Source: an optimization exercise on an open RTL-to-GDS flow (aim: small area and few clock cycles per item). Production flows keep margins and buffers that such runs may drop.
Only simulation tests tie the RTL to the original design; equivalence was not proved.
Some runs may be left out. An edit can pass the tests and still lose a function that they never use.

$ cat flow/design.v
module pipeline_division #(
  parameter int DIVINDED_WIDTH = 32,
  parameter int DIVISOR_WIDTH  = 32
)(
  input                           clk_i,
  input                           rst_i,
  input  [DIVINDED_WIDTH - 1 : 0] divinded_i,
  input  [DIVISOR_WIDTH - 1 : 0]  divisor_i,
  input                           valid_i,
  output                          ready_o,
  output [DIVINDED_WIDTH - 1 : 0] quotient_o,
  output [DIVISOR_WIDTH - 1 : 0]  reminder_o,
  output                          valid_o,
  input                           ready_i
);
localparam int STAGES_AMOUNT   = DIVINDED_WIDTH + 2;
localparam int SHIFT_REG_WIDTH = DIVINDED_WIDTH * 2;
logic       [STAGES_AMOUNT - 1 : 0][DIVINDED_WIDTH - 1 : 0] division_stages_rh;
logic       [STAGES_AMOUNT - 1 : 0][DIVINDED_WIDTH - 1 : 0] division_stages_rl;
logic       [STAGES_AMOUNT - 1 : 0][DIVINDED_WIDTH - 1 : 0] rh_comb;
logic       [STAGES_AMOUNT - 1 : 0]                         q;
logic       [STAGES_AMOUNT - 1 : 0][DIVISOR_WIDTH - 1 : 0]  divisor_lock;
logic       [STAGES_AMOUNT - 1 : 0]                         valid_d;
always_ff @( posedge clk_i, posedge rst_i )
  if( rst_i )
    valid_d <= STAGES_AMOUNT'( 0 );
  else
    if( ready_o )
      begin
        valid_d[0] <= valid_i;
        for( int i = 1; i < STAGES_AMOUNT; i++ )
          valid_d[i] <= valid_d[i - 1];
      end
always_comb
  for( int i = 0; i < STAGES_AMOUNT; i++ )
    begin
      q[i] = division_stages_rh[i] >= divisor_lock[i];
      rh_comb[i] = division_stages_rh[i];
      if( q[i] )
        rh_comb[i] = division_stages_rh[i] - divisor_lock[i];
    end
always_ff @( posedge clk_i, posedge rst_i )
  if( rst_i )
    divisor_lock <= ( STAGES_AMOUNT * DIVISOR_WIDTH )'( 0 );
  else
    if( ready_o )
      for( int i = 0; i < STAGES_AMOUNT; i++ )
        if( i == 0 )
          divisor_lock[i] <= divisor_i;
        else
          divisor_lock[i] <= divisor_lock[i - 1];
always_ff @( posedge clk_i, posedge rst_i )
  if( rst_i )
    begin
      division_stages_rh <= ( STAGES_AMOUNT * DIVINDED_WIDTH )'( 0 );
      division_stages_rl <= ( STAGES_AMOUNT * DIVINDED_WIDTH )'( 0 );
    end
  else
    if( ready_o )
      for( int i = 0; i < STAGES_AMOUNT; i++ )
        if( i == 0 )
          begin
            division_stages_rh[i] <= DIVINDED_WIDTH'( 0 );
            division_stages_rl[i] <= divinded_i;
          end
        else
          if( i == ( STAGES_AMOUNT - 1 ) )
            begin
              division_stages_rh[i] <= rh_comb[i - 1];
              division_stages_rl[i] <= { division_stages_rl[i - 1][DIVINDED_WIDTH - 2 : 0], q[i - 1] };
            end
          else
            begin
              division_stages_rh[i] <= { rh_comb[i - 1], division_stages_rl[i - 1][DIVINDED_WIDTH - 1] };
              division_stages_rl[i] <= { division_stages_rl[i - 1][DIVINDED_WIDTH - 2 : 0], q[i - 1] };
            end
assign quotient_o = division_stages_rl[STAGES_AMOUNT - 1];
assign reminder_o = division_stages_rh[STAGES_AMOUNT - 1];
assign ready_o    = !valid_d[STAGES_AMOUNT - 1] || ready_i;
assign valid_o    = valid_d[STAGES_AMOUNT - 1];
endmodule
$ cat flow/run.sh
#!/bin/bash
# synth_recipe.tcl (not shown) runs the flow's synth.tcl, then flattens the netlist and writes it again
# the make line also repeats each setting of config.mk as NAME=value (left out here)
make -C /OpenROAD-flow-scripts/flow DESIGN_CONFIG=/design/flow/config.mk WORK_HOME=/design/flow/orfs CLKGATE_MAP_FILE= SYNTH_SCRIPT=/design/flow/synth_recipe.tcl finish
$ cat flow/config.mk
export PLATFORM = sky130hd
export DESIGN_NAME = pipeline_division
export DESIGN_NICKNAME = pipeline_division
export VERILOG_FILES = /design/flow/design.v
export SDC_FILE = /design/flow/constraint.sdc
export NUM_CORES = 4
export LEC_CHECK = 0
export CAP_MARGIN = 20
export CORE_MARGIN = 2
export CORE_UTILIZATION = 45
export PLACE_DENSITY = 0.6
export SLEW_MARGIN = 20
$ cat flow/constraint.sdc
create_clock -name core_clock -period 5.0 [get_ports {clk_i}]
set_input_delay 1.0000 -clock core_clock [delete_from_list [all_inputs] [get_ports {clk_i}]]
set_output_delay 1.0000 -clock core_clock [all_outputs]
set_load 0.01 [all_outputs]
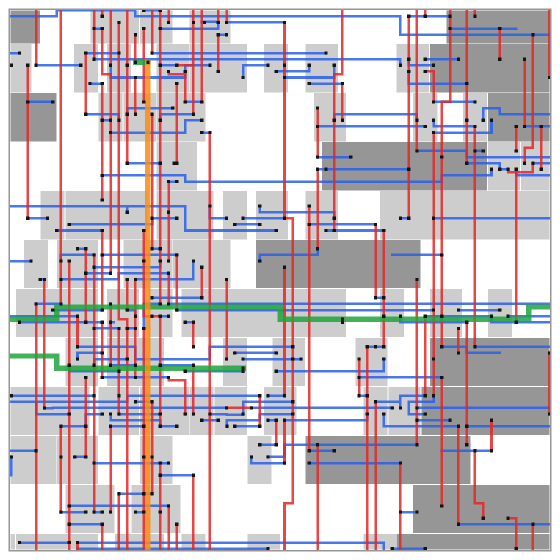
run_1/zoom.png
Region (301, 301) to (331, 331) µm. Cells in grey, sequential cells in the stronger grey; small squares are vias.
- orange: met4
- green: met3
- red: met2
- blue: met1
- cells with their middle in the window: 65
- sequential cells in the window: 8
- netlist names of flops here include: division_stages_rh (4), divisor_lock (4)
- most frequent: nor2_1 (11), a21oi_1 (10)

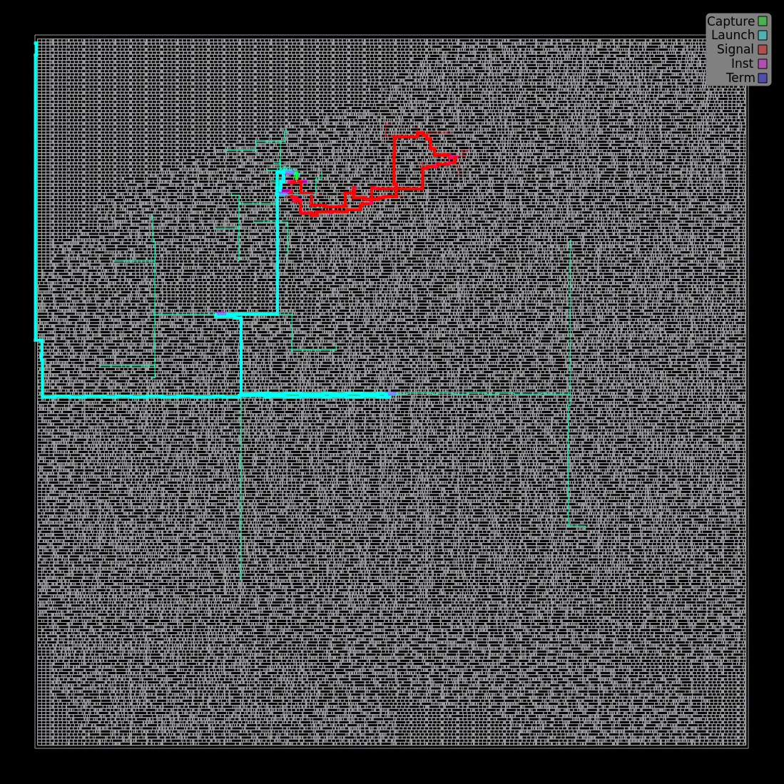
run_1/final_worst_path.png
Final Util: 0.502
final period demand of the worst path: 4.24 ns

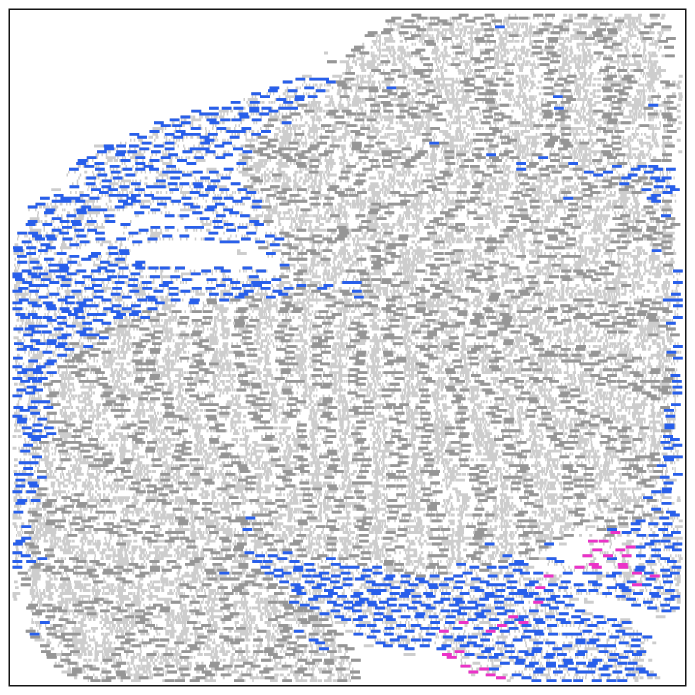
run_1/registers.png
- blue: division_stages_rl (placed flops 1056; where widely spread)
- magenta: valid_d (placed flops 34; where south-east)
- not coloured: 2112

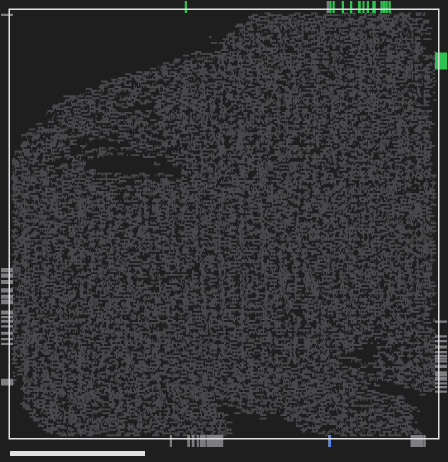
run_1/pins.png
Scale bar: 200 µm. Pins as bars across the die edge, other pins in grey.
- blue: valid_o (pins 1; direction output; edge south)
- green: reminder_o (pins 32; direction output; edge 17 east, 15 north)

==> results by group, run 1 <==
Yosys
  – Area share of the largest cell type after synthesis: 0.452
  – Multiplexer share of the synthesized area: 0.0224
  – Simple-Gate Fraction of Synth Area: 0.191
  – YS warnings: 1
  – Syn Std Cell Area: 177000 µm²
  – Syn Nets: 22200
  – Mean Syn Cell Area: 8.40 µm²

STA
  – Final period util: 0.848
  – Worst-margin pin slew: 1.09 ns
  – Setup Viol. Count Final: 0
  – Clk_skew: 0.0412 ns

Layout
  – Repair and plain buffers: 395
  – Signal buf overhead: 0.0225
  – Final clock-cell share: 0.0637
  – ANT cells: 5
  – Layout area overhead: 11.1%
  – Share of layout cells above drive strength 1: 0.0487
  – Seq Cell Count: 3202

Drt
  – Uppermost routed layer: met4
  – # DRC: 0
  – Final ANT Viol Nets: 0
  – Met1 WL: 227000 µm
  – Final WL: 456000 µm

Flow run
  – Total of max-cap violations: 0

GRT
  – Maximum number of pins on one net before global-route repair: 204
  – M3 GR Usage: 0.0243

Placed design
  – Cell Area, Placed: 184000 µm²

Setup path
  – Worst Path Max Fanout: 23
  – Worst path depth: 15
  – Largest stage delay on the critical path: 0.82 ns

Clocking
  – Worst-path clk slew: 0.06 ns
  – CTS buffer count: 366

Outcome
  – Status: no timing/DRC/antenna violations
Testbench counts for the RTL of run 1, summed over its fixed seeds: cycles 4,136, items 4,000.
==> run 2: a larger rewrite; changed files in full <==
==> flow/design.v <==
module pipeline_division #(
  parameter int DIVINDED_WIDTH = 32,
  parameter int DIVISOR_WIDTH  = 32
)(
  input                           clk_i,
  input                           rst_i,
  input  [DIVINDED_WIDTH - 1 : 0] divinded_i,
  input  [DIVISOR_WIDTH - 1 : 0]  divisor_i,
  input                           valid_i,
  output                          ready_o,
  output [DIVINDED_WIDTH - 1 : 0] quotient_o,
  output [DIVISOR_WIDTH - 1 : 0]  reminder_o,
  output                          valid_o,
  input                           ready_i
);
logic [2:0] rem_0;
logic [31:0] sh_0;
logic [31:0] dv_0;
logic [4:0] rem_1;
logic [31:0] sh_1;
logic [31:0] dv_1;
logic [6:0] rem_2;
logic [31:0] sh_2;
logic [31:0] dv_2;
logic [8:0] rem_3;
logic [31:0] sh_3;
logic [31:0] dv_3;
logic [10:0] rem_4;
logic [31:0] sh_4;
logic [31:0] dv_4;
logic [12:0] rem_5;
logic [31:0] sh_5;
logic [31:0] dv_5;
logic [14:0] rem_6;
logic [31:0] sh_6;
logic [31:0] dv_6;
logic [16:0] rem_7;
logic [31:0] sh_7;
logic [31:0] dv_7;
logic [18:0] rem_8;
logic [31:0] sh_8;
logic [31:0] dv_8;
logic [20:0] rem_9;
logic [31:0] sh_9;
logic [31:0] dv_9;
logic [22:0] rem_10;
logic [31:0] sh_10;
logic [31:0] dv_10;
logic [24:0] rem_11;
logic [31:0] sh_11;
logic [31:0] dv_11;
logic [26:0] rem_12;
logic [31:0] sh_12;
logic [31:0] dv_12;
logic [28:0] rem_13;
logic [31:0] sh_13;
logic [31:0] dv_13;
logic [30:0] rem_14;
logic [31:0] sh_14;
logic [31:0] dv_14;
logic [14:0] vld;
assign ready_o = !vld[14] || ready_i;
assign valid_o = vld[14];
always_ff @( posedge clk_i, posedge rst_i )
  if( rst_i )
    vld <= 15'( 0 );
  else
    if( ready_o )
      vld <= { vld[13:0], valid_i };
logic [0:0] x_s0_1;
assign x_s0_1 = divinded_i[31];
logic [1:0] d_s0_1;
assign d_s0_1 = { 1'b0, x_s0_1 } - { 1'b0, divisor_i[0:0] };
logic q_s0_1;
assign q_s0_1 = ( x_s0_1 >= divisor_i[0:0] ) && ( divisor_i[31:1] == 31'( 0 ) );
logic [0:0] r_s0_1;
assign r_s0_1 = q_s0_1 ? d_s0_1[0:0] : x_s0_1;
logic [31:0] s_s0_1;
assign s_s0_1 = { divinded_i[30:0], q_s0_1 };
logic [1:0] x_s0_2;
assign x_s0_2 = { r_s0_1, s_s0_1[31] };
logic [2:0] d_s0_2;
assign d_s0_2 = { 1'b0, x_s0_2 } - { 1'b0, divisor_i[1:0] };
logic q_s0_2;
assign q_s0_2 = ( x_s0_2 >= divisor_i[1:0] ) && ( divisor_i[31:2] == 30'( 0 ) );
logic [1:0] r_s0_2;
assign r_s0_2 = q_s0_2 ? d_s0_2[1:0] : x_s0_2;
logic [31:0] s_s0_2;
assign s_s0_2 = { s_s0_1[30:0], q_s0_2 };
logic [2:0] x_s0_3;
assign x_s0_3 = { r_s0_2, s_s0_2[31] };
logic [3:0] d_s0_3;
assign d_s0_3 = { 1'b0, x_s0_3 } - { 1'b0, divisor_i[2:0] };
logic q_s0_3;
assign q_s0_3 = ( x_s0_3 >= divisor_i[2:0] ) && ( divisor_i[31:3] == 29'( 0 ) );
logic [2:0] r_s0_3;
assign r_s0_3 = q_s0_3 ? d_s0_3[2:0] : x_s0_3;
logic [31:0] s_s0_3;
assign s_s0_3 = { s_s0_2[30:0], q_s0_3 };
always_ff @( posedge clk_i )
  if( ready_o )
    begin
      rem_0 <= r_s0_3;
      sh_0  <= s_s0_3;
      dv_0  <= divisor_i;
    end
logic [3:0] x_s1_4;
assign x_s1_4 = { rem_0, sh_0[31] };
logic [4:0] d_s1_4;
assign d_s1_4 = { 1'b0, x_s1_4 } - { 1'b0, dv_0[3:0] };
logic q_s1_4;
assign q_s1_4 = ( x_s1_4 >= dv_0[3:0] ) && ( dv_0[31:4] == 28'( 0 ) );
logic [3:0] r_s1_4;
assign r_s1_4 = q_s1_4 ? d_s1_4[3:0] : x_s1_4;
logic [31:0] s_s1_4;
assign s_s1_4 = { sh_0[30:0], q_s1_4 };
logic [4:0] x_s1_5;
assign x_s1_5 = { r_s1_4, s_s1_4[31] };
logic [5:0] d_s1_5;
assign d_s1_5 = { 1'b0, x_s1_5 } - { 1'b0, dv_0[4:0] };
logic q_s1_5;
assign q_s1_5 = ( x_s1_5 >= dv_0[4:0] ) && ( dv_0[31:5] == 27'( 0 ) );
logic [4:0] r_s1_5;
assign r_s1_5 = q_s1_5 ? d_s1_5[4:0] : x_s1_5;
logic [31:0] s_s1_5;
assign s_s1_5 = { s_s1_4[30:0], q_s1_5 };
always_ff @( posedge clk_i )
  if( ready_o )
    begin
      rem_1 <= r_s1_5;
      sh_1  <= s_s1_5;
      dv_1  <= dv_0;
    end
logic [5:0] x_s2_6;
assign x_s2_6 = { rem_1, sh_1[31] };
logic [6:0] d_s2_6;
assign d_s2_6 = { 1'b0, x_s2_6 } - { 1'b0, dv_1[5:0] };
logic q_s2_6;
assign q_s2_6 = ( x_s2_6 >= dv_1[5:0] ) && ( dv_1[31:6] == 26'( 0 ) );
logic [5:0] r_s2_6;
assign r_s2_6 = q_s2_6 ? d_s2_6[5:0] : x_s2_6;
logic [31:0] s_s2_6;
assign s_s2_6 = { sh_1[30:0], q_s2_6 };
logic [6:0] x_s2_7;
assign x_s2_7 = { r_s2_6, s_s2_6[31] };
logic [7:0] d_s2_7;
assign d_s2_7 = { 1'b0, x_s2_7 } - { 1'b0, dv_1[6:0] };
logic q_s2_7;
assign q_s2_7 = ( x_s2_7 >= dv_1[6:0] ) && ( dv_1[31:7] == 25'( 0 ) );
logic [6:0] r_s2_7;
assign r_s2_7 = q_s2_7 ? d_s2_7[6:0] : x_s2_7;
logic [31:0] s_s2_7;
assign s_s2_7 = { s_s2_6[30:0], q_s2_7 };
always_ff @( posedge clk_i )
  if( ready_o )
    begin
      rem_2 <= r_s2_7;
      sh_2  <= s_s2_7;
      dv_2  <= dv_1;
    end
logic [7:0] x_s3_8;
assign x_s3_8 = { rem_2, sh_2[31] };
logic [8:0] d_s3_8;
assign d_s3_8 = { 1'b0, x_s3_8 } - { 1'b0, dv_2[7:0] };
logic q_s3_8;
assign q_s3_8 = ( x_s3_8 >= dv_2[7:0] ) && ( dv_2[31:8] == 24'( 0 ) );
logic [7:0] r_s3_8;
assign r_s3_8 = q_s3_8 ? d_s3_8[7:0] : x_s3_8;
logic [31:0] s_s3_8;
assign s_s3_8 = { sh_2[30:0], q_s3_8 };
logic [8:0] x_s3_9;
assign x_s3_9 = { r_s3_8, s_s3_8[31] };
logic [9:0] d_s3_9;
assign d_s3_9 = { 1'b0, x_s3_9 } - { 1'b0, dv_2[8:0] };
logic q_s3_9;
assign q_s3_9 = ( x_s3_9 >= dv_2[8:0] ) && ( dv_2[31:9] == 23'( 0 ) );
logic [8:0] r_s3_9;
assign r_s3_9 = q_s3_9 ? d_s3_9[8:0] : x_s3_9;
logic [31:0] s_s3_9;
assign s_s3_9 = { s_s3_8[30:0], q_s3_9 };
always_ff @( posedge clk_i )
  if( ready_o )
    begin
      rem_3 <= r_s3_9;
      sh_3  <= s_s3_9;
      dv_3  <= dv_2;
    end
logic [9:0] x_s4_10;
assign x_s4_10 = { rem_3, sh_3[31] };
logic [10:0] d_s4_10;
assign d_s4_10 = { 1'b0, x_s4_10 } - { 1'b0, dv_3[9:0] };
logic q_s4_10;
assign q_s4_10 = ( x_s4_10 >= dv_3[9:0] ) && ( dv_3[31:10] == 22'( 0 ) );
logic [9:0] r_s4_10;
assign r_s4_10 = q_s4_10 ? d_s4_10[9:0] : x_s4_10;
logic [31:0] s_s4_10;
assign s_s4_10 = { sh_3[30:0], q_s4_10 };
logic [10:0] x_s4_11;
assign x_s4_11 = { r_s4_10, s_s4_10[31] };
logic [11:0] d_s4_11;
assign d_s4_11 = { 1'b0, x_s4_11 } - { 1'b0, dv_3[10:0] };
logic q_s4_11;
assign q_s4_11 = ( x_s4_11 >= dv_3[10:0] ) && ( dv_3[31:11] == 21'( 0 ) );
logic [10:0] r_s4_11;
assign r_s4_11 = q_s4_11 ? d_s4_11[10:0] : x_s4_11;
logic [31:0] s_s4_11;
assign s_s4_11 = { s_s4_10[30:0], q_s4_11 };
always_ff @( posedge clk_i )
  if( ready_o )
    begin
      rem_4 <= r_s4_11;
      sh_4  <= s_s4_11;
      dv_4  <= dv_3;
    end
logic [11:0] x_s5_12;
assign x_s5_12 = { rem_4, sh_4[31] };
logic [12:0] d_s5_12;
assign d_s5_12 = { 1'b0, x_s5_12 } - { 1'b0, dv_4[11:0] };
logic q_s5_12;
assign q_s5_12 = ( x_s5_12 >= dv_4[11:0] ) && ( dv_4[31:12] == 20'( 0 ) );
logic [11:0] r_s5_12;
assign r_s5_12 = q_s5_12 ? d_s5_12[11:0] : x_s5_12;
logic [31:0] s_s5_12;
assign s_s5_12 = { sh_4[30:0], q_s5_12 };
logic [12:0] x_s5_13;
assign x_s5_13 = { r_s5_12, s_s5_12[31] };
logic [13:0] d_s5_13;
assign d_s5_13 = { 1'b0, x_s5_13 } - { 1'b0, dv_4[12:0] };
logic q_s5_13;
assign q_s5_13 = ( x_s5_13 >= dv_4[12:0] ) && ( dv_4[31:13] == 19'( 0 ) );
logic [12:0] r_s5_13;
assign r_s5_13 = q_s5_13 ? d_s5_13[12:0] : x_s5_13;
logic [31:0] s_s5_13;
assign s_s5_13 = { s_s5_12[30:0], q_s5_13 };
always_ff @( posedge clk_i )
  if( ready_o )
    begin
      rem_5 <= r_s5_13;
      sh_5  <= s_s5_13;
      dv_5  <= dv_4;
    end
logic [13:0] x_s6_14;
assign x_s6_14 = { rem_5, sh_5[31] };
logic [14:0] d_s6_14;
assign d_s6_14 = { 1'b0, x_s6_14 } - { 1'b0, dv_5[13:0] };
logic q_s6_14;
assign q_s6_14 = ( x_s6_14 >= dv_5[13:0] ) && ( dv_5[31:14] == 18'( 0 ) );
logic [13:0] r_s6_14;
assign r_s6_14 = q_s6_14 ? d_s6_14[13:0] : x_s6_14;
logic [31:0] s_s6_14;
assign s_s6_14 = { sh_5[30:0], q_s6_14 };
logic [14:0] x_s6_15;
assign x_s6_15 = { r_s6_14, s_s6_14[31] };
logic [15:0] d_s6_15;
assign d_s6_15 = { 1'b0, x_s6_15 } - { 1'b0, dv_5[14:0] };
logic q_s6_15;
assign q_s6_15 = ( x_s6_15 >= dv_5[14:0] ) && ( dv_5[31:15] == 17'( 0 ) );
logic [14:0] r_s6_15;
assign r_s6_15 = q_s6_15 ? d_s6_15[14:0] : x_s6_15;
logic [31:0] s_s6_15;
assign s_s6_15 = { s_s6_14[30:0], q_s6_15 };
always_ff @( posedge clk_i )
  if( ready_o )
    begin
      rem_6 <= r_s6_15;
      sh_6  <= s_s6_15;
      dv_6  <= dv_5;
    end
logic [15:0] x_s7_16;
assign x_s7_16 = { rem_6, sh_6[31] };
logic [16:0] d_s7_16;
assign d_s7_16 = { 1'b0, x_s7_16 } - { 1'b0, dv_6[15:0] };
logic q_s7_16;
assign q_s7_16 = ( x_s7_16 >= dv_6[15:0] ) && ( dv_6[31:16] == 16'( 0 ) );
logic [15:0] r_s7_16;
assign r_s7_16 = q_s7_16 ? d_s7_16[15:0] : x_s7_16;
logic [31:0] s_s7_16;
assign s_s7_16 = { sh_6[30:0], q_s7_16 };
logic [16:0] x_s7_17;
assign x_s7_17 = { r_s7_16, s_s7_16[31] };
logic [17:0] d_s7_17;
assign d_s7_17 = { 1'b0, x_s7_17 } - { 1'b0, dv_6[16:0] };
logic q_s7_17;
assign q_s7_17 = ( x_s7_17 >= dv_6[16:0] ) && ( dv_6[31:17] == 15'( 0 ) );
logic [16:0] r_s7_17;
assign r_s7_17 = q_s7_17 ? d_s7_17[16:0] : x_s7_17;
logic [31:0] s_s7_17;
assign s_s7_17 = { s_s7_16[30:0], q_s7_17 };
always_ff @( posedge clk_i )
  if( ready_o )
    begin
      rem_7 <= r_s7_17;
      sh_7  <= s_s7_17;
      dv_7  <= dv_6;
    end
logic [17:0] x_s8_18;
assign x_s8_18 = { rem_7, sh_7[31] };
logic [18:0] d_s8_18;
assign d_s8_18 = { 1'b0, x_s8_18 } - { 1'b0, dv_7[17:0] };
logic q_s8_18;
assign q_s8_18 = ( x_s8_18 >= dv_7[17:0] ) && ( dv_7[31:18] == 14'( 0 ) );
logic [17:0] r_s8_18;
assign r_s8_18 = q_s8_18 ? d_s8_18[17:0] : x_s8_18;
logic [31:0] s_s8_18;
assign s_s8_18 = { sh_7[30:0], q_s8_18 };
logic [18:0] x_s8_19;
assign x_s8_19 = { r_s8_18, s_s8_18[31] };
logic [19:0] d_s8_19;
assign d_s8_19 = { 1'b0, x_s8_19 } - { 1'b0, dv_7[18:0] };
logic q_s8_19;
assign q_s8_19 = ( x_s8_19 >= dv_7[18:0] ) && ( dv_7[31:19] == 13'( 0 ) );
logic [18:0] r_s8_19;
assign r_s8_19 = q_s8_19 ? d_s8_19[18:0] : x_s8_19;
logic [31:0] s_s8_19;
assign s_s8_19 = { s_s8_18[30:0], q_s8_19 };
always_ff @( posedge clk_i )
  if( ready_o )
    begin
      rem_8 <= r_s8_19;
      sh_8  <= s_s8_19;
      dv_8  <= dv_7;
    end
logic [19:0] x_s9_20;
assign x_s9_20 = { rem_8, sh_8[31] };
logic [20:0] d_s9_20;
assign d_s9_20 = { 1'b0, x_s9_20 } - { 1'b0, dv_8[19:0] };
logic q_s9_20;
assign q_s9_20 = ( x_s9_20 >= dv_8[19:0] ) && ( dv_8[31:20] == 12'( 0 ) );
logic [19:0] r_s9_20;
assign r_s9_20 = q_s9_20 ? d_s9_20[19:0] : x_s9_20;
logic [31:0] s_s9_20;
assign s_s9_20 = { sh_8[30:0], q_s9_20 };
logic [20:0] x_s9_21;
assign x_s9_21 = { r_s9_20, s_s9_20[31] };
logic [21:0] d_s9_21;
assign d_s9_21 = { 1'b0, x_s9_21 } - { 1'b0, dv_8[20:0] };
logic q_s9_21;
assign q_s9_21 = ( x_s9_21 >= dv_8[20:0] ) && ( dv_8[31:21] == 11'( 0 ) );
logic [20:0] r_s9_21;
assign r_s9_21 = q_s9_21 ? d_s9_21[20:0] : x_s9_21;
logic [31:0] s_s9_21;
assign s_s9_21 = { s_s9_20[30:0], q_s9_21 };
always_ff @( posedge clk_i )
  if( ready_o )
    begin
      rem_9 <= r_s9_21;
      sh_9  <= s_s9_21;
      dv_9  <= dv_8;
    end
logic [21:0] x_s10_22;
assign x_s10_22 = { rem_9, sh_9[31] };
logic [22:0] d_s10_22;
assign d_s10_22 = { 1'b0, x_s10_22 } - { 1'b0, dv_9[21:0] };
logic q_s10_22;
assign q_s10_22 = ( x_s10_22 >= dv_9[21:0] ) && ( dv_9[31:22] == 10'( 0 ) );
logic [21:0] r_s10_22;
assign r_s10_22 = q_s10_22 ? d_s10_22[21:0] : x_s10_22;
logic [31:0] s_s10_22;
assign s_s10_22 = { sh_9[30:0], q_s10_22 };
logic [22:0] x_s10_23;
assign x_s10_23 = { r_s10_22, s_s10_22[31] };
logic [23:0] d_s10_23;
assign d_s10_23 = { 1'b0, x_s10_23 } - { 1'b0, dv_9[22:0] };
logic q_s10_23;
assign q_s10_23 = ( x_s10_23 >= dv_9[22:0] ) && ( dv_9[31:23] == 9'( 0 ) );
logic [22:0] r_s10_23;
assign r_s10_23 = q_s10_23 ? d_s10_23[22:0] : x_s10_23;
logic [31:0] s_s10_23;
assign s_s10_23 = { s_s10_22[30:0], q_s10_23 };
always_ff @( posedge clk_i )
  if( ready_o )
    begin
      rem_10 <= r_s10_23;
      sh_10  <= s_s10_23;
      dv_10  <= dv_9;
    end
logic [23:0] x_s11_24;
assign x_s11_24 = { rem_10, sh_10[31] };
logic [24:0] d_s11_24;
assign d_s11_24 = { 1'b0, x_s11_24 } - { 1'b0, dv_10[23:0] };
logic q_s11_24;
assign q_s11_24 = ( x_s11_24 >= dv_10[23:0] ) && ( dv_10[31:24] == 8'( 0 ) );
logic [23:0] r_s11_24;
assign r_s11_24 = q_s11_24 ? d_s11_24[23:0] : x_s11_24;
logic [31:0] s_s11_24;
assign s_s11_24 = { sh_10[30:0], q_s11_24 };
logic [24:0] x_s11_25;
assign x_s11_25 = { r_s11_24, s_s11_24[31] };
logic [25:0] d_s11_25;
assign d_s11_25 = { 1'b0, x_s11_25 } - { 1'b0, dv_10[24:0] };
logic q_s11_25;
assign q_s11_25 = ( x_s11_25 >= dv_10[24:0] ) && ( dv_10[31:25] == 7'( 0 ) );
logic [24:0] r_s11_25;
assign r_s11_25 = q_s11_25 ? d_s11_25[24:0] : x_s11_25;
logic [31:0] s_s11_25;
assign s_s11_25 = { s_s11_24[30:0], q_s11_25 };
always_ff @( posedge clk_i )
  if( ready_o )
    begin
      rem_11 <= r_s11_25;
      sh_11  <= s_s11_25;
      dv_11  <= dv_10;
    end
logic [25:0] x_s12_26;
assign x_s12_26 = { rem_11, sh_11[31] };
logic [26:0] d_s12_26;
assign d_s12_26 = { 1'b0, x_s12_26 } - { 1'b0, dv_11[25:0] };
logic q_s12_26;
assign q_s12_26 = ( x_s12_26 >= dv_11[25:0] ) && ( dv_11[31:26] == 6'( 0 ) );
logic [25:0] r_s12_26;
assign r_s12_26 = q_s12_26 ? d_s12_26[25:0] : x_s12_26;
logic [31:0] s_s12_26;
assign s_s12_26 = { sh_11[30:0], q_s12_26 };
logic [26:0] x_s12_27;
assign x_s12_27 = { r_s12_26, s_s12_26[31] };
logic [27:0] d_s12_27;
assign d_s12_27 = { 1'b0, x_s12_27 } - { 1'b0, dv_11[26:0] };
logic q_s12_27;
assign q_s12_27 = ( x_s12_27 >= dv_11[26:0] ) && ( dv_11[31:27] == 5'( 0 ) );
logic [26:0] r_s12_27;
assign r_s12_27 = q_s12_27 ? d_s12_27[26:0] : x_s12_27;
logic [31:0] s_s12_27;
assign s_s12_27 = { s_s12_26[30:0], q_s12_27 };
always_ff @( posedge clk_i )
  if( ready_o )
    begin
      rem_12 <= r_s12_27;
      sh_12  <= s_s12_27;
      dv_12  <= dv_11;
    end
logic [27:0] x_s13_28;
assign x_s13_28 = { rem_12, sh_12[31] };
logic [28:0] d_s13_28;
assign d_s13_28 = { 1'b0, x_s13_28 } - { 1'b0, dv_12[27:0] };
logic q_s13_28;
assign q_s13_28 = ( x_s13_28 >= dv_12[27:0] ) && ( dv_12[31:28] == 4'( 0 ) );
logic [27:0] r_s13_28;
assign r_s13_28 = q_s13_28 ? d_s13_28[27:0] : x_s13_28;
logic [31:0] s_s13_28;
assign s_s13_28 = { sh_12[30:0], q_s13_28 };
logic [28:0] x_s13_29;
assign x_s13_29 = { r_s13_28, s_s13_28[31] };
logic [29:0] d_s13_29;
assign d_s13_29 = { 1'b0, x_s13_29 } - { 1'b0, dv_12[28:0] };
logic q_s13_29;
assign q_s13_29 = ( x_s13_29 >= dv_12[28:0] ) && ( dv_12[31:29] == 3'( 0 ) );
logic [28:0] r_s13_29;
assign r_s13_29 = q_s13_29 ? d_s13_29[28:0] : x_s13_29;
logic [31:0] s_s13_29;
assign s_s13_29 = { s_s13_28[30:0], q_s13_29 };
always_ff @( posedge clk_i )
  if( ready_o )
    begin
      rem_13 <= r_s13_29;
      sh_13  <= s_s13_29;
      dv_13  <= dv_12;
    end
logic [29:0] x_s14_30;
assign x_s14_30 = { rem_13, sh_13[31] };
logic [30:0] d_s14_30;
assign d_s14_30 = { 1'b0, x_s14_30 } - { 1'b0, dv_13[29:0] };
logic q_s14_30;
assign q_s14_30 = ( x_s14_30 >= dv_13[29:0] ) && ( dv_13[31:30] == 2'( 0 ) );
logic [29:0] r_s14_30;
assign r_s14_30 = q_s14_30 ? d_s14_30[29:0] : x_s14_30;
logic [31:0] s_s14_30;
assign s_s14_30 = { sh_13[30:0], q_s14_30 };
logic [30:0] x_s14_31;
assign x_s14_31 = { r_s14_30, s_s14_30[31] };
logic [31:0] d_s14_31;
assign d_s14_31 = { 1'b0, x_s14_31 } - { 1'b0, dv_13[30:0] };
logic q_s14_31;
assign q_s14_31 = ( x_s14_31 >= dv_13[30:0] ) && ( dv_13[31:31] == 1'( 0 ) );
logic [30:0] r_s14_31;
assign r_s14_31 = q_s14_31 ? d_s14_31[30:0] : x_s14_31;
logic [31:0] s_s14_31;
assign s_s14_31 = { s_s14_30[30:0], q_s14_31 };
always_ff @( posedge clk_i )
  if( ready_o )
    begin
      rem_14 <= r_s14_31;
      sh_14  <= s_s14_31;
      dv_14  <= dv_13;
    end
logic [31:0] x_so_32;
assign x_so_32 = { rem_14, sh_14[31] };
logic [32:0] d_so_32;
assign d_so_32 = { 1'b0, x_so_32 } - { 1'b0, dv_14[31:0] };
logic q_so_32;
assign q_so_32 = ( x_so_32 >= dv_14[31:0] );
logic [31:0] r_so_32;
assign r_so_32 = q_so_32 ? d_so_32[31:0] : x_so_32;
logic [31:0] s_so_32;
assign s_so_32 = { sh_14[30:0], q_so_32 };
assign quotient_o = s_so_32;
assign reminder_o = r_so_32;
endmodule
==> flow/config.mk <==
export PLATFORM = sky130hd
export DESIGN_NAME = pipeline_division
export DESIGN_NICKNAME = pipeline_division
export VERILOG_FILES = /design/flow/design.v
export SDC_FILE = /design/flow/constraint.sdc
export NUM_CORES = 4
export LEC_CHECK = 0
export ABC_AREA = 1
export CAP_MARGIN = 20
export CORE_MARGIN = 2
export CORE_UTILIZATION = 45
export PLACE_DENSITY = 0.6
export SLEW_MARGIN = 20
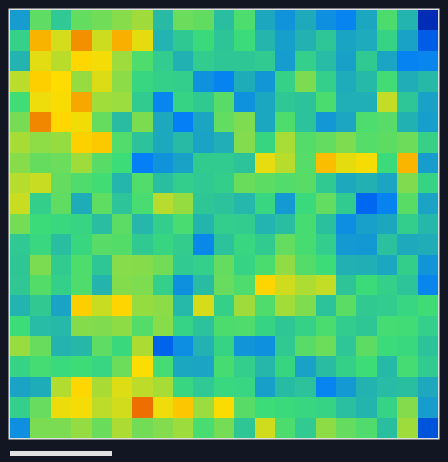
run_2/density.png
Scale bar: 100 µm. 21 x 21 tiles, from dark blue (low) to red (high), 0 to 100% covered.
- fullest tile: 88%
- tiles over 75% full: 4.1%
- densest ninth of the die: north-west
- mean over tiles: 50%

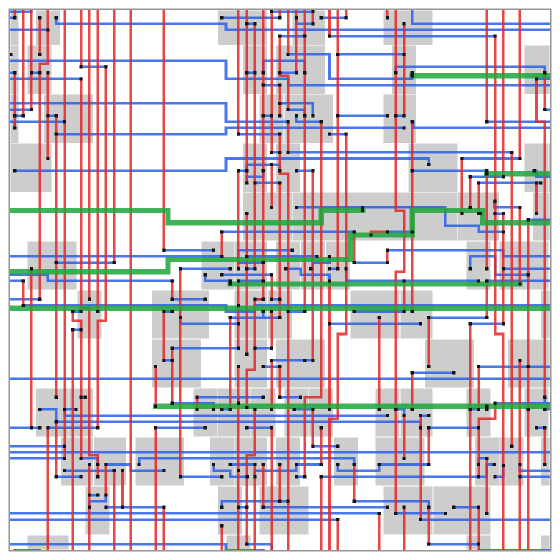
run_2/zoom.png
Region (195, 195) to (225, 225) µm. Cells in grey, sequential cells in the stronger grey; small squares are vias.
- blue: met1
- red: met2
- green: met3
- cells with their middle in the window: 65
- sequential cells in the window: 0
- most frequent: buf_4 (15), nand2_1 (14), nor2_1 (10)

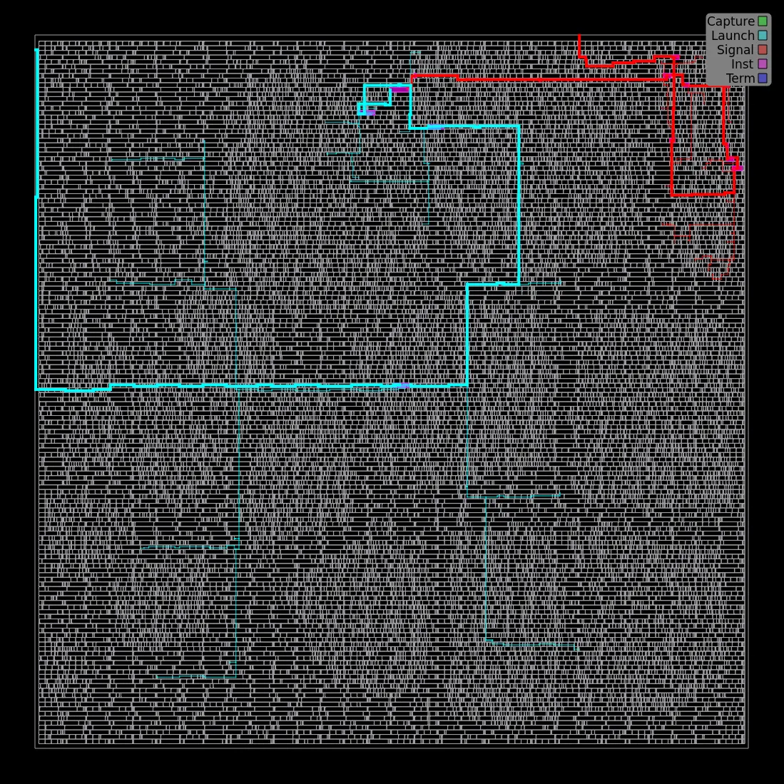
run_2/final_worst_path.png
Final Util: 0.527
post-route setup slack: 0.210 ns
setup TNS: 0 ns
Cell Count, Final, Fillers Out: 12200

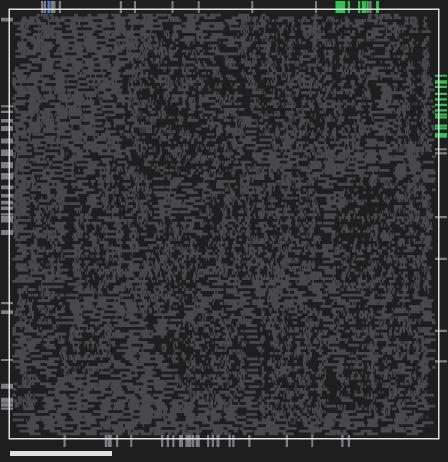
run_2/pins.png
Scale bar: 100 µm. Pins as bars across the die edge, other pins in grey.
Die W: 420 µm
Port Buf Inserts: 133

==> results by group, run 2 <==
Outcome
  – Status: no timing/DRC/antenna violations (unchanged)

GRT
  – M3 GR Usage: 0.0348 (was 0.0243)
  – First-pass GRT wire length: 366000 µm (was 744000 µm)
  – Maximum number of pins on one net before global-route repair: 182 (was 204)
  – Met1 Use GR: 0.369 (was 0.340)

Layout
  – Signal buf overhead: 0.0651 (was 0.0225)
  – Final clock-cell share: 0.0496 (was 0.0637)
  – Share of layout cells above drive strength 1: 0.0892 (was 0.0487)
  – Layout area overhead: 16.3% (was 11.1%)
  – Final net count: 10400 (was 22000)
  – Repair and plain buffers: 685 (was 395)
  – ANT cells: 7 (was 5)
  – Multi-In Gates: 6476 (was 15600)
  – Seq Cell Count: 1230 (was 3202)
  – Clk_buf instances: 160 (was 516)
  – Multi-input gate area: 35500 µm² (was 88400 µm²)
  – Fill cell count: 16400 (was 38000)
  – Largest class: registers (was multi-input gates)

Drt
  – Vias: 63300 (was 140000)
  – Uppermost routed layer: met5 (was met4)
  – Final WL: 245000 µm (was 456000 µm)
  – # DRC: 0 (unchanged)
  – Met1 WL: 109000 µm (was 227000 µm)
  – Final ANT Viol Nets: 0 (unchanged)

Setup path
  – CP Launch Point: dv_14[25] (was division_stages_rh[864])
  – Worst Path Max Fanout: 48 (was 23)
  – Slowest-stage cell, CP: clkdlybuf4s50_1 (was o22ai_4)
  – Largest stage delay on the critical path: 0.64 ns (was 0.82 ns)
  – Critical Path Source Type: register (unchanged)
  – Worst path depth: 12 (was 15)

Clocking
  – # resized after CTS: 6 (was 0)
  – Later-pin clock latency in the skew report: 0.81 ns (was 0.97 ns)
  – Worst-path clk slew: 0.07 ns (was 0.06 ns)
  – CTS buffer count: 136 (was 366)
  – CTS tree: done (unchanged)

Flow run
  – Total of max-cap violations: 0 (unchanged)

Yosys
  – Simple-Gate Fraction of Synth Area: 0.257 (was 0.191)
  – Syn Std Cell Area: 77800 µm² (was 177000 µm²)
  – Synth Register Bits: 1230 (was 3202)
  – Multiplexer share of the synthesized area: 0.00159 (was 0.0224)
  – Area share of the largest cell type after synthesis: 0.469 (was 0.452)
  – Syn Nets: 9738 (was 22200)
  – Mean Syn Cell Area: 8.54 µm² (was 8.40 µm²)
  – Post-synth EDFFs: 1215 (was 0)
  – YS warnings: 1 (unchanged)

Floorplanning
  – Initial core utilization: 0.453 (was 0.452)
  – N_taps: 2310 (was 5220)
  – Core footprint: 172000 µm² (was 393000 µm²)

Placed design
  – Cell Area, Placed: 85700 µm² (was 184000 µm²)

STA
  – Worst hold margin: 0.406 ns (was 0.453 ns)
  – Final period util: 0.958 (was 0.848)
  – Setup Viol. Count Final: 0 (unchanged)
  – Final period demand of the worst path: 4.79 ns (was 4.24 ns)
  – Clk_skew: 0.0399 ns (was 0.0412 ns)
  – Worst-margin pin slew: 1.03 ns (was 1.09 ns)

Min path
  – Worst Hold Path Cells: 0 (was 2)
Testbench counts for the RTL of run 2, summed over its fixed seeds: cycles 4,060, items 4,000.
==> run 3: too many edits to list; what changed since run 2 <==
flow/design.v: 497 -> 2511 lines; modules unchanged: 0
  pipeline_division: edited, 497 -> 2511 lines
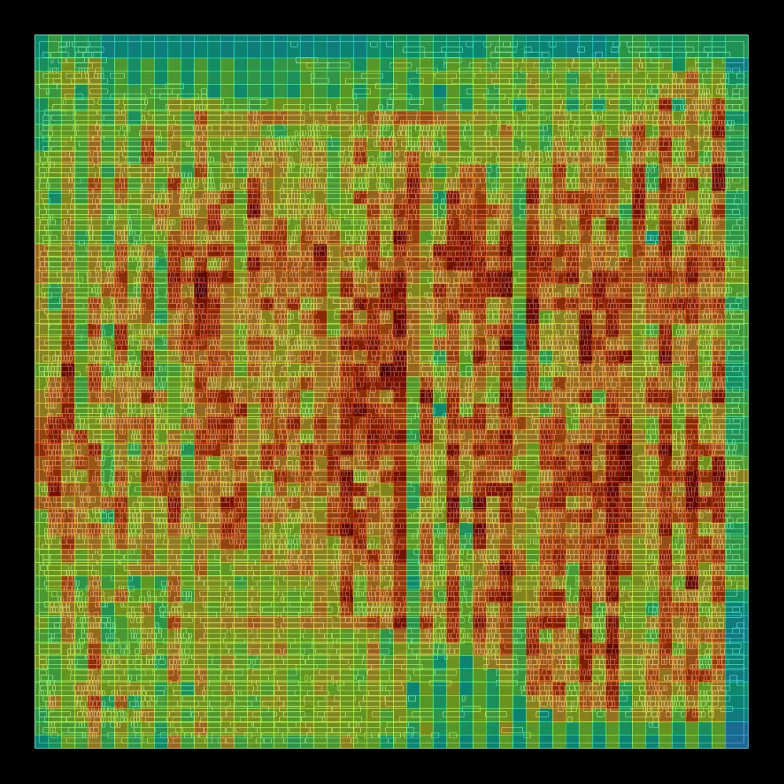
run_3/final_congestion.png
Total GRT Usage: 0.219
WL per Instance: 14.1 µm
M3 GR Usage: 0.0246
met1 Use GR: 0.224
met2 GRT Util: 0.437

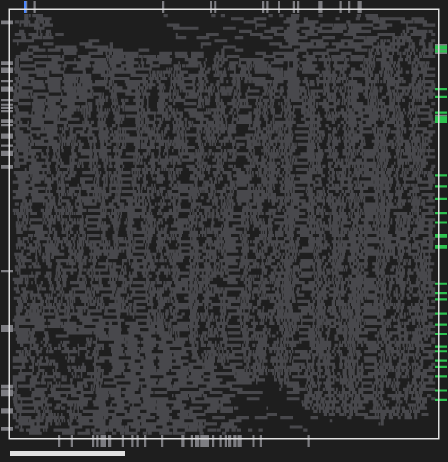
run_3/pins.png
Scale bar: 100 µm. Pins as bars across the die edge, other pins in grey.
Die Ht: 371 µm
Die W: 371 µm

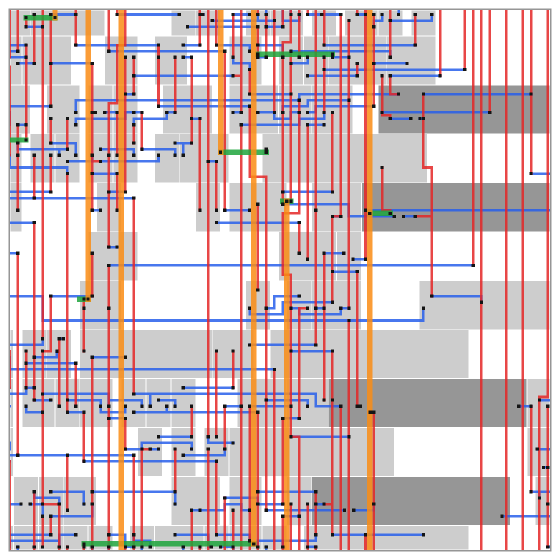
run_3/zoom.png
Region (170, 170) to (200, 200) µm. Cells in grey, sequential cells in the stronger grey; small squares are vias.

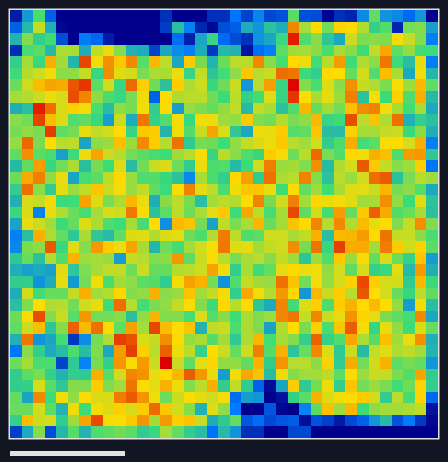
run_3/density.png
Scale bar: 100 µm. 37 x 37 tiles, from dark blue (low) to red (high), 0 to 100% covered.
- mean over tiles: 58%
- fullest tile: 100%
- nearly empty tiles: 3.6%

==> results by group, run 3 <==
Yosys
  – Simple-Gate Fraction of Synth Area: 0.389 (was 0.257)
  – Post-synth EDFFs: 859 (was 1215)
  – Mean Syn Cell Area: 7.16 µm² (was 8.54 µm²)
  – Multiplexer share of the synthesized area: 0.00130 (was 0.00159)
  – Area share of the largest cell type after synthesis: 0.426 (was 0.469)
  – Synth Register Bits: 870 (was 1230)

Clocking
  – Worst-path clk slew: 0.06 ns (was 0.07 ns)
  – CTS buffer count: 99 (was 136)
  – CTS tree: done (unchanged)

Layout
  – Largest class: multi-input gates (was registers)
  – Seq Cell Count: 870 (was 1230)
  – Clk_buf instances: 117 (was 160)
  – Share of layout cells above drive strength 1: 0.250 (was 0.0892)
  – Repair and plain buffers: 1559 (was 685)
  – Cell Count, Final, Fillers Out: 11900 (was 12200)
  – Final net count: 10100 (was 10400)
  – ANT cells: 0 (was 7)
  – Signal buf overhead: 0.166 (was 0.0651)
  – Multi-In Gates: 6338 (was 6476)

Drt
  – Uppermost routed layer: met4 (was met5)
  – Final ANT Viol Nets: 0 (unchanged)
  – Met1 WL: 60200 µm (was 109000 µm)
  – Final WL: 167000 µm (was 245000 µm)
  – # DRC: 0 (unchanged)
  – Vias: 59600 (was 63300)

Floorplanning
  – Core footprint: 133000 µm² (was 172000 µm²)
  – Initial core utilization: 0.453 (about the same)
  – N_taps: 1768 (was 2310)

Setup path
  – Largest stage delay on the critical path: 0.44 ns (was 0.64 ns)
  – Critical Path Source Type: register (unchanged)
  – Worst path depth: 43 (was 12)
  – CP Launch Point: dv_8[17] (was dv_14[25])
  – Worst Path Max Fanout: 8 (was 48)
  – Slowest-stage cell, CP: edfxtp_1 (was clkdlybuf4s50_1)

STA
  – Post-route setup slack: -0.0434 ns (was 0.210 ns)
  – Clk_skew: 0.0586 ns (was 0.0399 ns)
  – Worst hold margin: 0.402 ns (was 0.406 ns)
  – Setup Viol. Count Final: 14 (was 0)
  – Final period util: 1.01 (was 0.958)

GRT
  – Maximum number of pins on one net before global-route repair: 170 (was 182)
  – First-pass GRT wire length: 251000 µm (was 366000 µm)

Min path
  – Worst Hold Path Cells: 0 (unchanged)

Placed design
  – Cell Area, Placed: 72600 µm² (was 85700 µm²)

Outcome
  – SO Viols: setup timing
  – Status: finished with violations (was no timing/DRC/antenna violations)
Testbench counts for the RTL of run 3, summed over its fixed seeds: cycles 4,044, items 4,000.
## Run 4: large edit since run 3, in outline
flow/design.v: 2511 -> 2501 lines; modules unchanged: 0
  pipeline_division: edited, 2511 -> 2501 lines
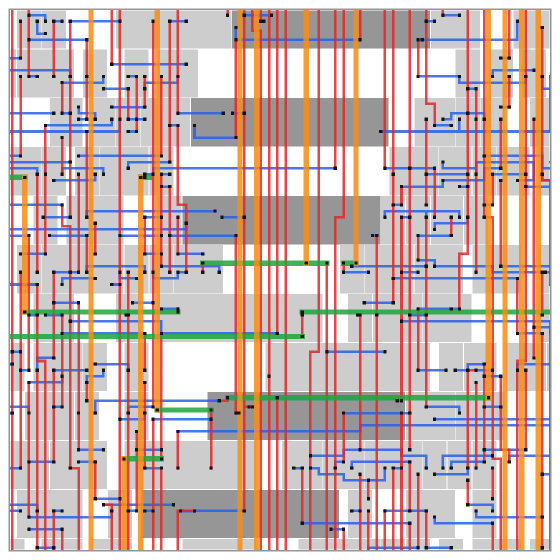
run_4/zoom.png
Region (168, 168) to (198, 198) µm. Cells in grey, sequential cells in the stronger grey; small squares are vias.
- green: met3
- blue: met1
- orange: met4
- red: met2
- sequential cells in the window: 5
- cells with their middle in the window: 82
- most frequent: nand2_1 (26), buf_4 (16), nor2_1 (6)
- netlist names of flops here include: rem_6 (3), dv_6 (2)

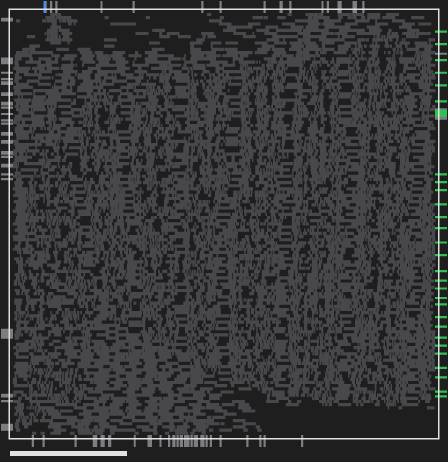
run_4/pins.png
Scale bar: 100 µm. Pins as bars across the die edge, other pins in grey.
Die Ht: 367 µm
Die W: 367 µm

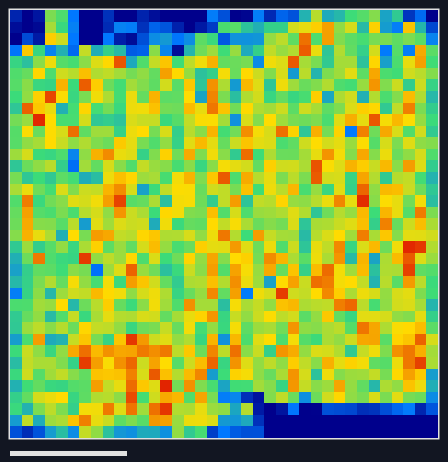
run_4/density.png
Scale bar: 100 µm. 37 x 37 tiles, from dark blue (low) to red (high), 0 to 100% covered.
- fullest tile: 96%
- nearly empty tiles: 3.9%
- tiles over 75% full: 19%

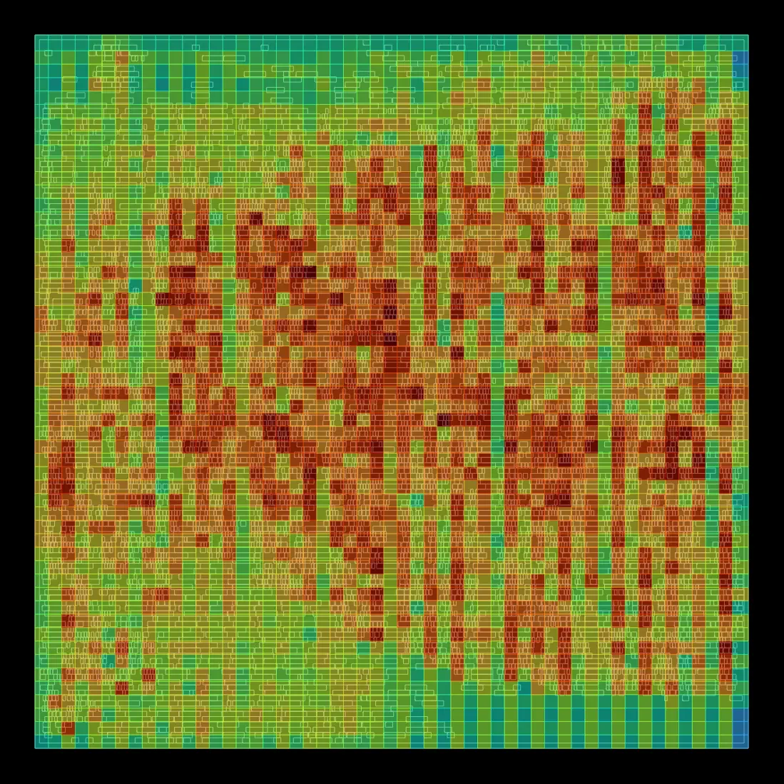
run_4/final_congestion.png
M3 GR Usage: 0.0225
Final Util: 0.618
met1 Use GR: 0.216

==> results by group, run 4 <==
Yosys
  – Mean Syn Cell Area: 7.11 µm² (was 7.16 µm²)
  – YS warnings: 1 (unchanged)
  – Post-synth EDFFs: 815 (was 859)
  – Simple-Gate Fraction of Synth Area: 0.392 (was 0.389)
  – Area share of the largest cell type after synthesis: 0.413 (was 0.426)
  – Synth Register Bits: 825 (was 870)

Drt
  – Vias: 58700 (was 59600)
  – Final ANT Viol Nets: 0 (unchanged)
  – # DRC: 0 (unchanged)
  – Met1 WL: 58500 µm (was 60200 µm)
  – Uppermost routed layer: met4 (unchanged)
  – Final WL: 165000 µm (was 167000 µm)
  – WL per Instance: 14.1 µm (about the same)

STA
  – Clk_skew: 0.0350 ns (was 0.0586 ns)
  – Post-route setup slack: -0.560 ns (was -0.0434 ns)
  – Final period util: 1.11 (was 1.01)
  – Worst-margin pin slew: 0.907 ns (was 0.981 ns)
  – Setup TNS: -15.92 ns (was -0.329 ns)
  – Setup Viol. Count Final: 57 (was 14)

GRT
  – Total GRT Usage: 0.220 (was 0.219)
  – Maximum number of pins on one net before global-route repair: 147 (was 170)

Layout
  – Largest class: multi-input gates (unchanged)
  – Final clock-cell share: 0.0406 (was 0.0404)
  – Signal buf overhead: 0.171 (was 0.166)
  – Multi-input gate area: 32500 µm² (was 32300 µm²)
  – Multi-In Gates: 6195 (was 6338)
  – Seq Cell Count: 825 (was 870)
  – Clk_buf instances: 110 (was 117)
  – Share of layout cells above drive strength 1: 0.274 (was 0.250)
  – Repair and plain buffers: 1587 (was 1559)
  – Layout area overhead: 36.6% (was 35.3%)
  – ANT cells: 0 (unchanged)
  – Cell Count, Final, Fillers Out: 11700 (was 11900)
  – Fill cell count: 11500 (was 11700)

Clocking
  – Later-pin clock latency in the skew report: 0.73 ns (was 0.74 ns)
  – CTS buffer count: 95 (was 99)
  – Worst-path clk slew: 0.06 ns (about the same)
  – # resized after CTS: 196 (was 15)

Outcome
  – Status: finished with violations (unchanged)
  – SO Viols: setup timing (unchanged)

Placed design
  – Port Buf Inserts: 133 (unchanged)
  – Cell Area, Placed: 71000 µm² (was 72600 µm²)

Setup path
  – CP Launch Point: dv_9[0] (was dv_8[17])
  – Worst path depth: 29 (was 43)
  – Slowest-stage cell, CP: edfxtp_1 (unchanged)
  – Largest stage delay on the critical path: 0.38 ns (was 0.44 ns)

Min path
  – Worst Hold Path Cells: 0 (unchanged)

Floorplanning
  – N_taps: 1755 (was 1768)
  – Initial core utilization: 0.452 (was 0.453)

Flow run
  – Total of max-cap violations: 0 (unchanged)
Testbench counts for the RTL of run 4, summed over its fixed seeds: cycles 4,040, items 4,000.

afterwards: timing with drivers on the ports:
In the flow no input, the clock included, has a driving cell. The finished layouts below were timed again as built, in two steps.
Step 1: set_driving_cell puts a clkbuf_16 on clk_i and a buf_2 on each other input, an assumption about the parent block.
Step 2 moves the port delays by t, midway between the first and last clock arrival at a register: inputs arrive t later, outputs are due t later. That takes back most of the time a late clock gives input paths.
Slacks: ideal / step 1 / step 2; pairs: ideal / step 1.
run | t (ns) | slack for setup (ns) | hold slack, ns
run 1 | 1.043 | 0.758 / 0.758 / 0.758 | 0.453 / 0.453 / 0.453
run 2 | 0.885 | 0.210 / 0.121 / 0.124 | 0.406 / 0.406 / 0.406
run 3 | 0.793 | -0.043 / -0.043 / -0.043 | 0.402 / 0.402 / 0.402
run 4 | 0.794 | -0.560 / -0.638 / -0.100 | 0.413 / 0.413 / 0.413
The setup slack of run 2, which loses most, moves by -0.089 ns with the drivers and by -0.086 ns with both steps.
